This is an optimization exercise on Yosys and OpenROAD, whose aim is small area, not a production implementation. In this exercise RTL edits were held to simulation tests only and were not proved equivalent to the original. Power figures rest on the tool's default switching activity, not on a simulated workload.

Figure 1. Met2 routing.
Scale: 1.5 px per um.
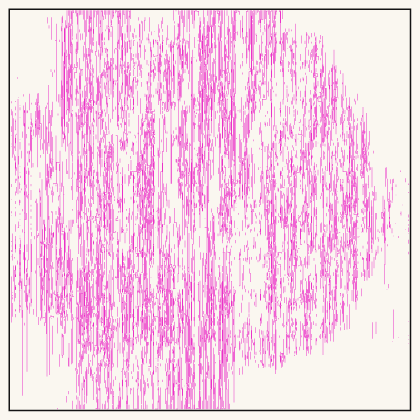
Figure 2. Supply network.
Scale: 2 px per um. Pins as bars on the die edge. Tap cells in grey.
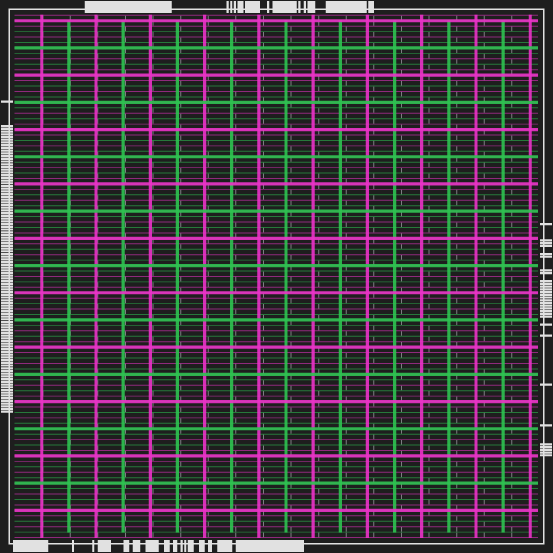
Figure 3. Nets reached from selected ports.
Scale: 3 px per um.
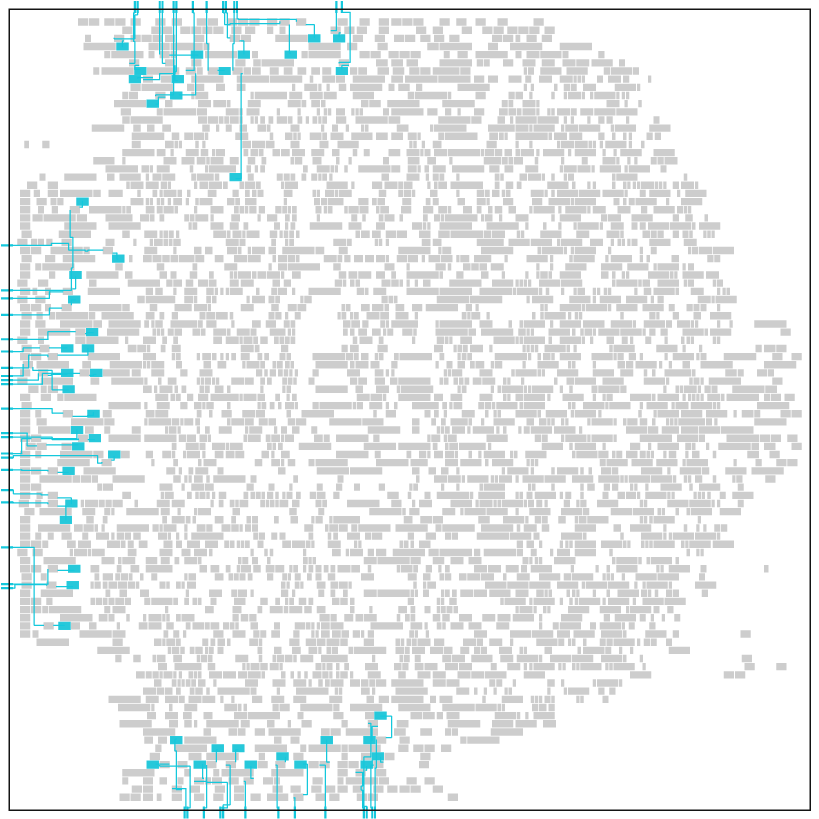
Figure 4. Flops by top-level scope.
Scale: 2 px per um. Other sequential cells in the stronger grey, the rest of the logic in the fainter grey.
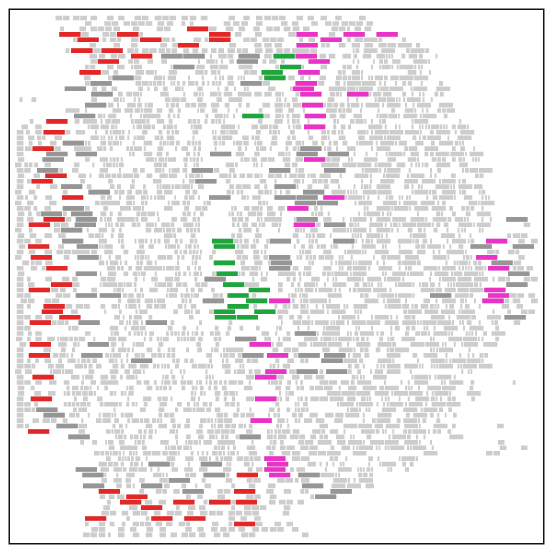
Figure 5. CTS result over the die.
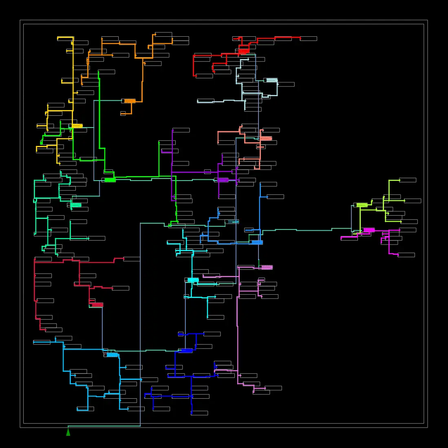
File: flow/config.mk
export PLATFORM = sky130hd
export DESIGN_NAME = DSP48A1_Project
export DESIGN_NICKNAME = DSP48A1_Project
export VERILOG_FILES = /design/flow/design.v
export SDC_FILE = /design/flow/constraint.sdc
export NUM_CORES = 4
export LEC_CHECK = 0
export CAP_MARGIN = 20
export CORE_MARGIN = 2
export CORE_UTILIZATION = 40
export SLEW_MARGIN = 20
File: flow/design.v
module DSP48A1_Project_reg (clk,enable,rst,in,out);
	parameter REGISTER=1;  
	parameter RSTTYPE="SYNC";
	parameter WIDTH=18;
	input clk,enable,rst;
	input [WIDTH-1:0] in;
	output reg [WIDTH-1:0] out;
	generate
		if (REGISTER==0) begin
			always @(*) begin
				out=in;
			end
		end
		else if (RSTTYPE=="ASYNC") begin
			always @(posedge clk or posedge rst) begin
				if(rst) begin
					out<=0;
				end
				else if (enable) begin
					out<=in;
				end
			end
		end
		else begin
			always @(posedge clk) begin
				if(enable) begin
					if (rst) begin
						out<=0;
					end
					else begin
						out<=in;
					end
				end
			end
		end
	endgenerate
endmodule
module DSP48A1_Project (a,b,d,c,carryin,m,p,carryout,carryoutf,clk,opmode,cea,ceb,cec,cecarryin,ced,cem,ceopmode,cep,rsta,rstb,rstc,rstcarryin,rstd,rstm,rstopmode,rstp,bcin,bcout,pcin,pcout);
	parameter A0REG=0;
	parameter A1REG=1;
	parameter B0REG=0;
	parameter B1REG=1;
	parameter CREG=1;
	parameter DREG=1;
	parameter MREG=1;
	parameter PREG=1;
	parameter CARRYINREG=1;
	parameter CARRYOUTREG=1;
	parameter OPMODEREG=1;
	parameter CARRYINSEL="OPMODE5";  
	parameter B_INPUT="DIRECT";  
	parameter RSTTYPE="SYNC";  
	input [17:0]a,b,d;
	input [47:0]c;
	input carryin;
	output [35:0]m;
	output [47:0]p;
	output carryout,carryoutf;
	input clk;
	input [7:0]opmode;
	input cea,ceb,cec,cecarryin,ced,cem,ceopmode,cep;  
	input rsta,rstb,rstc,rstcarryin,rstd,rstm,rstopmode,rstp;  
	input [17:0]bcin;
	output [17:0]bcout;
	input [47:0]pcin;
	output [47:0]pcout;
	wire [17:0]wa0,wa1,wb0,wb1,wd;
	wire [47:0]wc;
	wire wcarryin;
	wire [7:0]wopmode;
	wire [17:0] Pre_Adder_Subtractor;
	wire [47:0] Post_Adder_Subtractor;
	wire wcarryout_prev;
	wire [35:0] wm;
	wire [17:0] b00;
	wire carryin00;
	wire [35:0] wm00;
	assign wm00=(wa1 * wb1);
	reg [47:0] X,Z;
	DSP48A1_Project_reg #(.WIDTH(18), .REGISTER(A0REG), .RSTTYPE(RSTTYPE)) duta0 (clk,cea,rsta,a,wa0);
	DSP48A1_Project_reg #(.WIDTH(18), .REGISTER(A1REG), .RSTTYPE(RSTTYPE)) duta1 (clk,cea,rsta,wa0,wa1);
	DSP48A1_Project_reg #(.WIDTH(18), .REGISTER(B0REG), .RSTTYPE(RSTTYPE)) dutb0 (clk,ceb,rstb,b00,wb0);
	DSP48A1_Project_reg #(.WIDTH(18), .REGISTER(B1REG), .RSTTYPE(RSTTYPE)) dutb1 (clk,ceb,rstb,((wopmode[4])?Pre_Adder_Subtractor:wb0),wb1);
	DSP48A1_Project_reg #(.WIDTH(18), .REGISTER(DREG), .RSTTYPE(RSTTYPE)) dutd (clk,ced,rstd,d,wd);
	DSP48A1_Project_reg #(.WIDTH(48), .REGISTER(CREG), .RSTTYPE(RSTTYPE)) dutc (clk,cec,rstc,c,wc);
	DSP48A1_Project_reg #(.WIDTH(1), .REGISTER(CARRYINREG), .RSTTYPE(RSTTYPE)) dutcarryin (clk,cecarryin,rstcarryin,carryin00,wcarryin);
	DSP48A1_Project_reg #(.WIDTH(36), .REGISTER(MREG), .RSTTYPE(RSTTYPE)) dutm (clk,cem,rstm,wm00,wm);
	DSP48A1_Project_reg #(.WIDTH(8), .REGISTER(OPMODEREG), .RSTTYPE(RSTTYPE)) dutopmode (clk,ceopmode,rstopmode,opmode,wopmode);
	DSP48A1_Project_reg #(.WIDTH(48), .REGISTER(PREG), .RSTTYPE(RSTTYPE)) dutP (clk,cep,rstp,Post_Adder_Subtractor,p);
	DSP48A1_Project_reg #(.WIDTH(1), .REGISTER(CARRYOUTREG), .RSTTYPE(RSTTYPE)) dutacarryout (clk,cecarryin,rstcarryin,wcarryout_prev,carryout);
	assign b00=(B_INPUT=="DIRECT")? b:(B_INPUT=="CASCADE")? bcin: 0;
	assign carryin00=(CARRYINSEL=="OPMODE5")? wopmode[5]:(CARRYINSEL=="CARRYIN")? carryin: 0;
	assign Pre_Adder_Subtractor=(wopmode[6])?(wd - wb0):(wd + wb0);
	assign {wcarryout_prev,Post_Adder_Subtractor}=(wopmode[7])?(Z - (X + wcarryin)):(Z + X + wcarryin);
	assign carryoutf=carryout;
	assign pcout=p;
	assign bcout=wb1;
	genvar i;
	generate
		for (i = 0;i <36;i=i+1) begin
			buf (m[i],wm[i]);
		end
	endgenerate
	always @(*) begin
		case (wopmode[1:0])
			2'b00:X=0;
			2'b01:X=wm;
			2'b10:X=p;
			2'b11:X={d[11:0],a[17:0],b[17:0]};
		endcase
	end
	always @(*) begin
		case (wopmode[3:2])
			2'b00:Z=0;
			2'b01:Z=pcin;
			2'b10:Z=p;
			2'b11:Z=wc;
		endcase
	end
endmodule
File: flow/run.sh
#!/bin/bash
# synth_recipe.tcl (not shown) runs the flow's synth.tcl, then flattens the netlist and writes it again
# the make line also repeats each setting of config.mk as NAME=value (left out here)
make -C /OpenROAD-flow-scripts/flow DESIGN_CONFIG=/design/flow/config.mk WORK_HOME=/design/flow/orfs CLKGATE_MAP_FILE= SYNTH_SCRIPT=/design/flow/synth_recipe.tcl finish
File: flow/constraint.sdc
create_clock -name core_clock -period 7.0 [get_ports {clk}]
set_input_delay 1.4000 -clock core_clock [delete_from_list [all_inputs] [get_ports {clk}]]
set_output_delay 1.4000 -clock core_clock [all_outputs]
set_load 0.01 [all_outputs]
==> results.json <==
{
  "outcome": "timing/DRC/antenna clean",
  "crit_start": "dutb1.out[7]$_SDFFCE_PP0P_",
  "port_buffers": 326,
  "power_leakage_nw": 14.6,
  "synthFlopType": "edfxtp_1",
  "grtUsageMet1": 0.326,
  "firstDrtPassIters": 7,
  "cts.sinks": 196,
  "crit_path_top_delay_cell": "edfxtp_1",
  "maxSlewHeadroom": 0.285,
  "hp-start": "dutopmode.out[5]$_SDFFCE_PP0P_",
  "ioPinCount": 346,
  "worstReg2RegEnd": "dutm.out[30]$_SDFFCE_PP0P_",
  "worst_pin_slew_ns": 1.07,
  "htree_levels": 4,
  "yosys.area_share.xor_xnor": 0.0432,
  "grt_setup_unrepaired": "no",
  "hp-class": "flip-flop to flip-flop",
  "overflow": 0,
  "wl_met1_um": 37200,
  "total_power_w": 0.0165,
  "ctsHoldBuffers": 0,
  "period_share": 0.958,
  "drive_above_1_share": 0.0673,
  "synth_warnings": 7,
  "muxShareOfSynthArea": 0.0472,
  "vias": 22200,
  "final_cell_mix": "inv_1, clkdlybuf4s50_1, nand2_1",
  "critPathBufInv": 4,
  "busiest_layer": "met2",
  "endpoint": "dutm.out[30]$_SDFFCE_PP0P_",
  "drc": 0,
  "numCtsBuffers": 17,
  "ys_types": 91,
  "final_area_um2": 32200,
  "hold_violations": 0,
  "slew_violations": 0,
  "dpl.hpwl_um": 70300,
  "gp_congestion": 0.922,
  "synthTopCellsByCount": "inv_1, nand2_1, ha_1, fa_1, edfxtp_1",
  "post_cts_buffers": 0,
  "async_flop_share": 0,
  "yosysSeqAreaShare": 0.214,
  "dr_wl_met2_um": 39900,
  "critical_path_arrival_ns": 6.95,
  "utilization": 0.471,
  "nets": 3980,
  "ys_ff_latch": 196,
  "initial_core_util": 0.403,
  "cp_top_family": "adder cells",
  "rows": 96,
  "path_cells": "and2_1, fa_1, inv_1, fa_1, fa_1, fa_1, inv_1, fa_1, inv_1, fa_1, inv_1, ha_1, a21o_1, nor3_1, a22oi_1, a41o_1, a2111o_1, a41oi_2, nor2_1, a31oi_1, xor2_1, nor2_1",
  "top_layer_used": "met5",
  "maxCapViolCount": 0,
  "reg2reg_depth": 22,
  "worstSetupPathType": "flip-flop to flip-flop",
  "grt.met2_usage": 0.394,
  "synth_fa_ha_area_frac": 0.311,
  "synth_top_area_frac": 0.214,
  "final_common_cell": "inv_1",
  "design.core.area_um2": 68300,
  "skew_ns": 0.0242,
  "clockBufferDepth": 2,
  "holdPathEnd": "dutcarryin.out$_SDFFCE_PP0P_",
  "path_depth": 22,
  "wl_per_cell_um": 20.7,
  "grt_usage": 0.243,
  "synth_area_leader_cell": "edfxtp_1",
  "fp.dieW_um": 266,
  "dp.cells": 4118,
  "path_common_cell": "fa_1",
  "cts.repair.resized": 0,
  "clock.fmax_mhz": 149,
  "antenna_found_initial": 4,
  "yosys.area_share.simple": 0.156,
  "rr_startpoint": "dutb1.out[7]$_SDFFCE_PP0P_",
  "drt-total-wl_um": 85900,
  "area_growth_pct": 16.8
}
-- Figure 1 (at the start) --
- nets with wire on the layer: 3282
- share of all routed wire: 46%
- main direction: vertical

-- Figure 2 (at the start) --
- VDD: green
- VSS: magenta
- rows: 96
- tap cells: 882
- met5 straps: 19
- met1 rails: 97
- met4 straps: 19

-- Figure 3 (at the start) --
- pcin: cyan (bits 48; direction input; end cells 48; wire 1290 um)

-- Figure 4 (at the start) --
- dutm: magenta (placed flops 36)
- dutd: green (placed flops 18; where middle)
- dutc: red (placed flops 48)
- not coloured: 94

-- Figure 5 (at the start) --
FFs & Latches: 196
root buf cell: clkbuf_16

-- per-stage QoR --
step | hold slack, ns | worst slack, ns
after detailed placement | 0.524 | 0.306
after CTS | 0.546 | 0.260
after global placement | 0.514 | 0.277
after global routing | 0.572 | 0.0404
final | 0.548 | 0.297
after floorplan | 0.509 | 0.622
-- final cells by class --
type,count,area (um2)
sequential,196,5890
tap,882,1100
multi-input combinational,2198,19100
clock buffer,17,425
timing repair buffer,390,3740
antenna,2,5.00
fill,6579,36200
inverter,455,1710
clock inverter,15,186
-- power breakdown --
part	leakage (nW)	switching (W)	internal, W
sequential	1.95	0.000285	0.00178
clock	0.299	0.000602	0.000493
combinational	12.3	0.00791	0.00539
total	14.6	0.00880	0.00766
-- registers in the layout, summed over array words and instances (netlist names) --
signal and count:
dutP.out 48, duta1.out 18, dutacarryout.out 1, dutb1.out 18, dutc.out 48, dutcarryin.out 1, dutd.out 18, dutm.out 36
dutopmode.out 8

port drivers added, routing unchanged:
The results above use ideal ports. As a check the final layout listed here was re-extracted and re-timed, cells and wires unchanged.
Step 1: set_driving_cell puts a clkbuf_16 on clk and a buf_2 on each other input, an assumption about the parent block.
Step 2 moves the port delays by t, midway between the first and last clock arrival at a register: inputs arrive t later, outputs are due t later. That takes back most of the time a late clock gives input paths.
a / b / c = no drivers / after step 1 / after step 2; a / b = the first two.
shift t [ns]: 0.569
setup WS [ns]: 0.297 / 0.297 / 0.297
worst data-port slew with drivers (ns): 0.10
pins driven straight from the clock port: 1
After both steps this run still meets setup and hold. For this run, drivers alone change the setup slack by 0.000 ns; drivers and shift together by 0.000 ns.
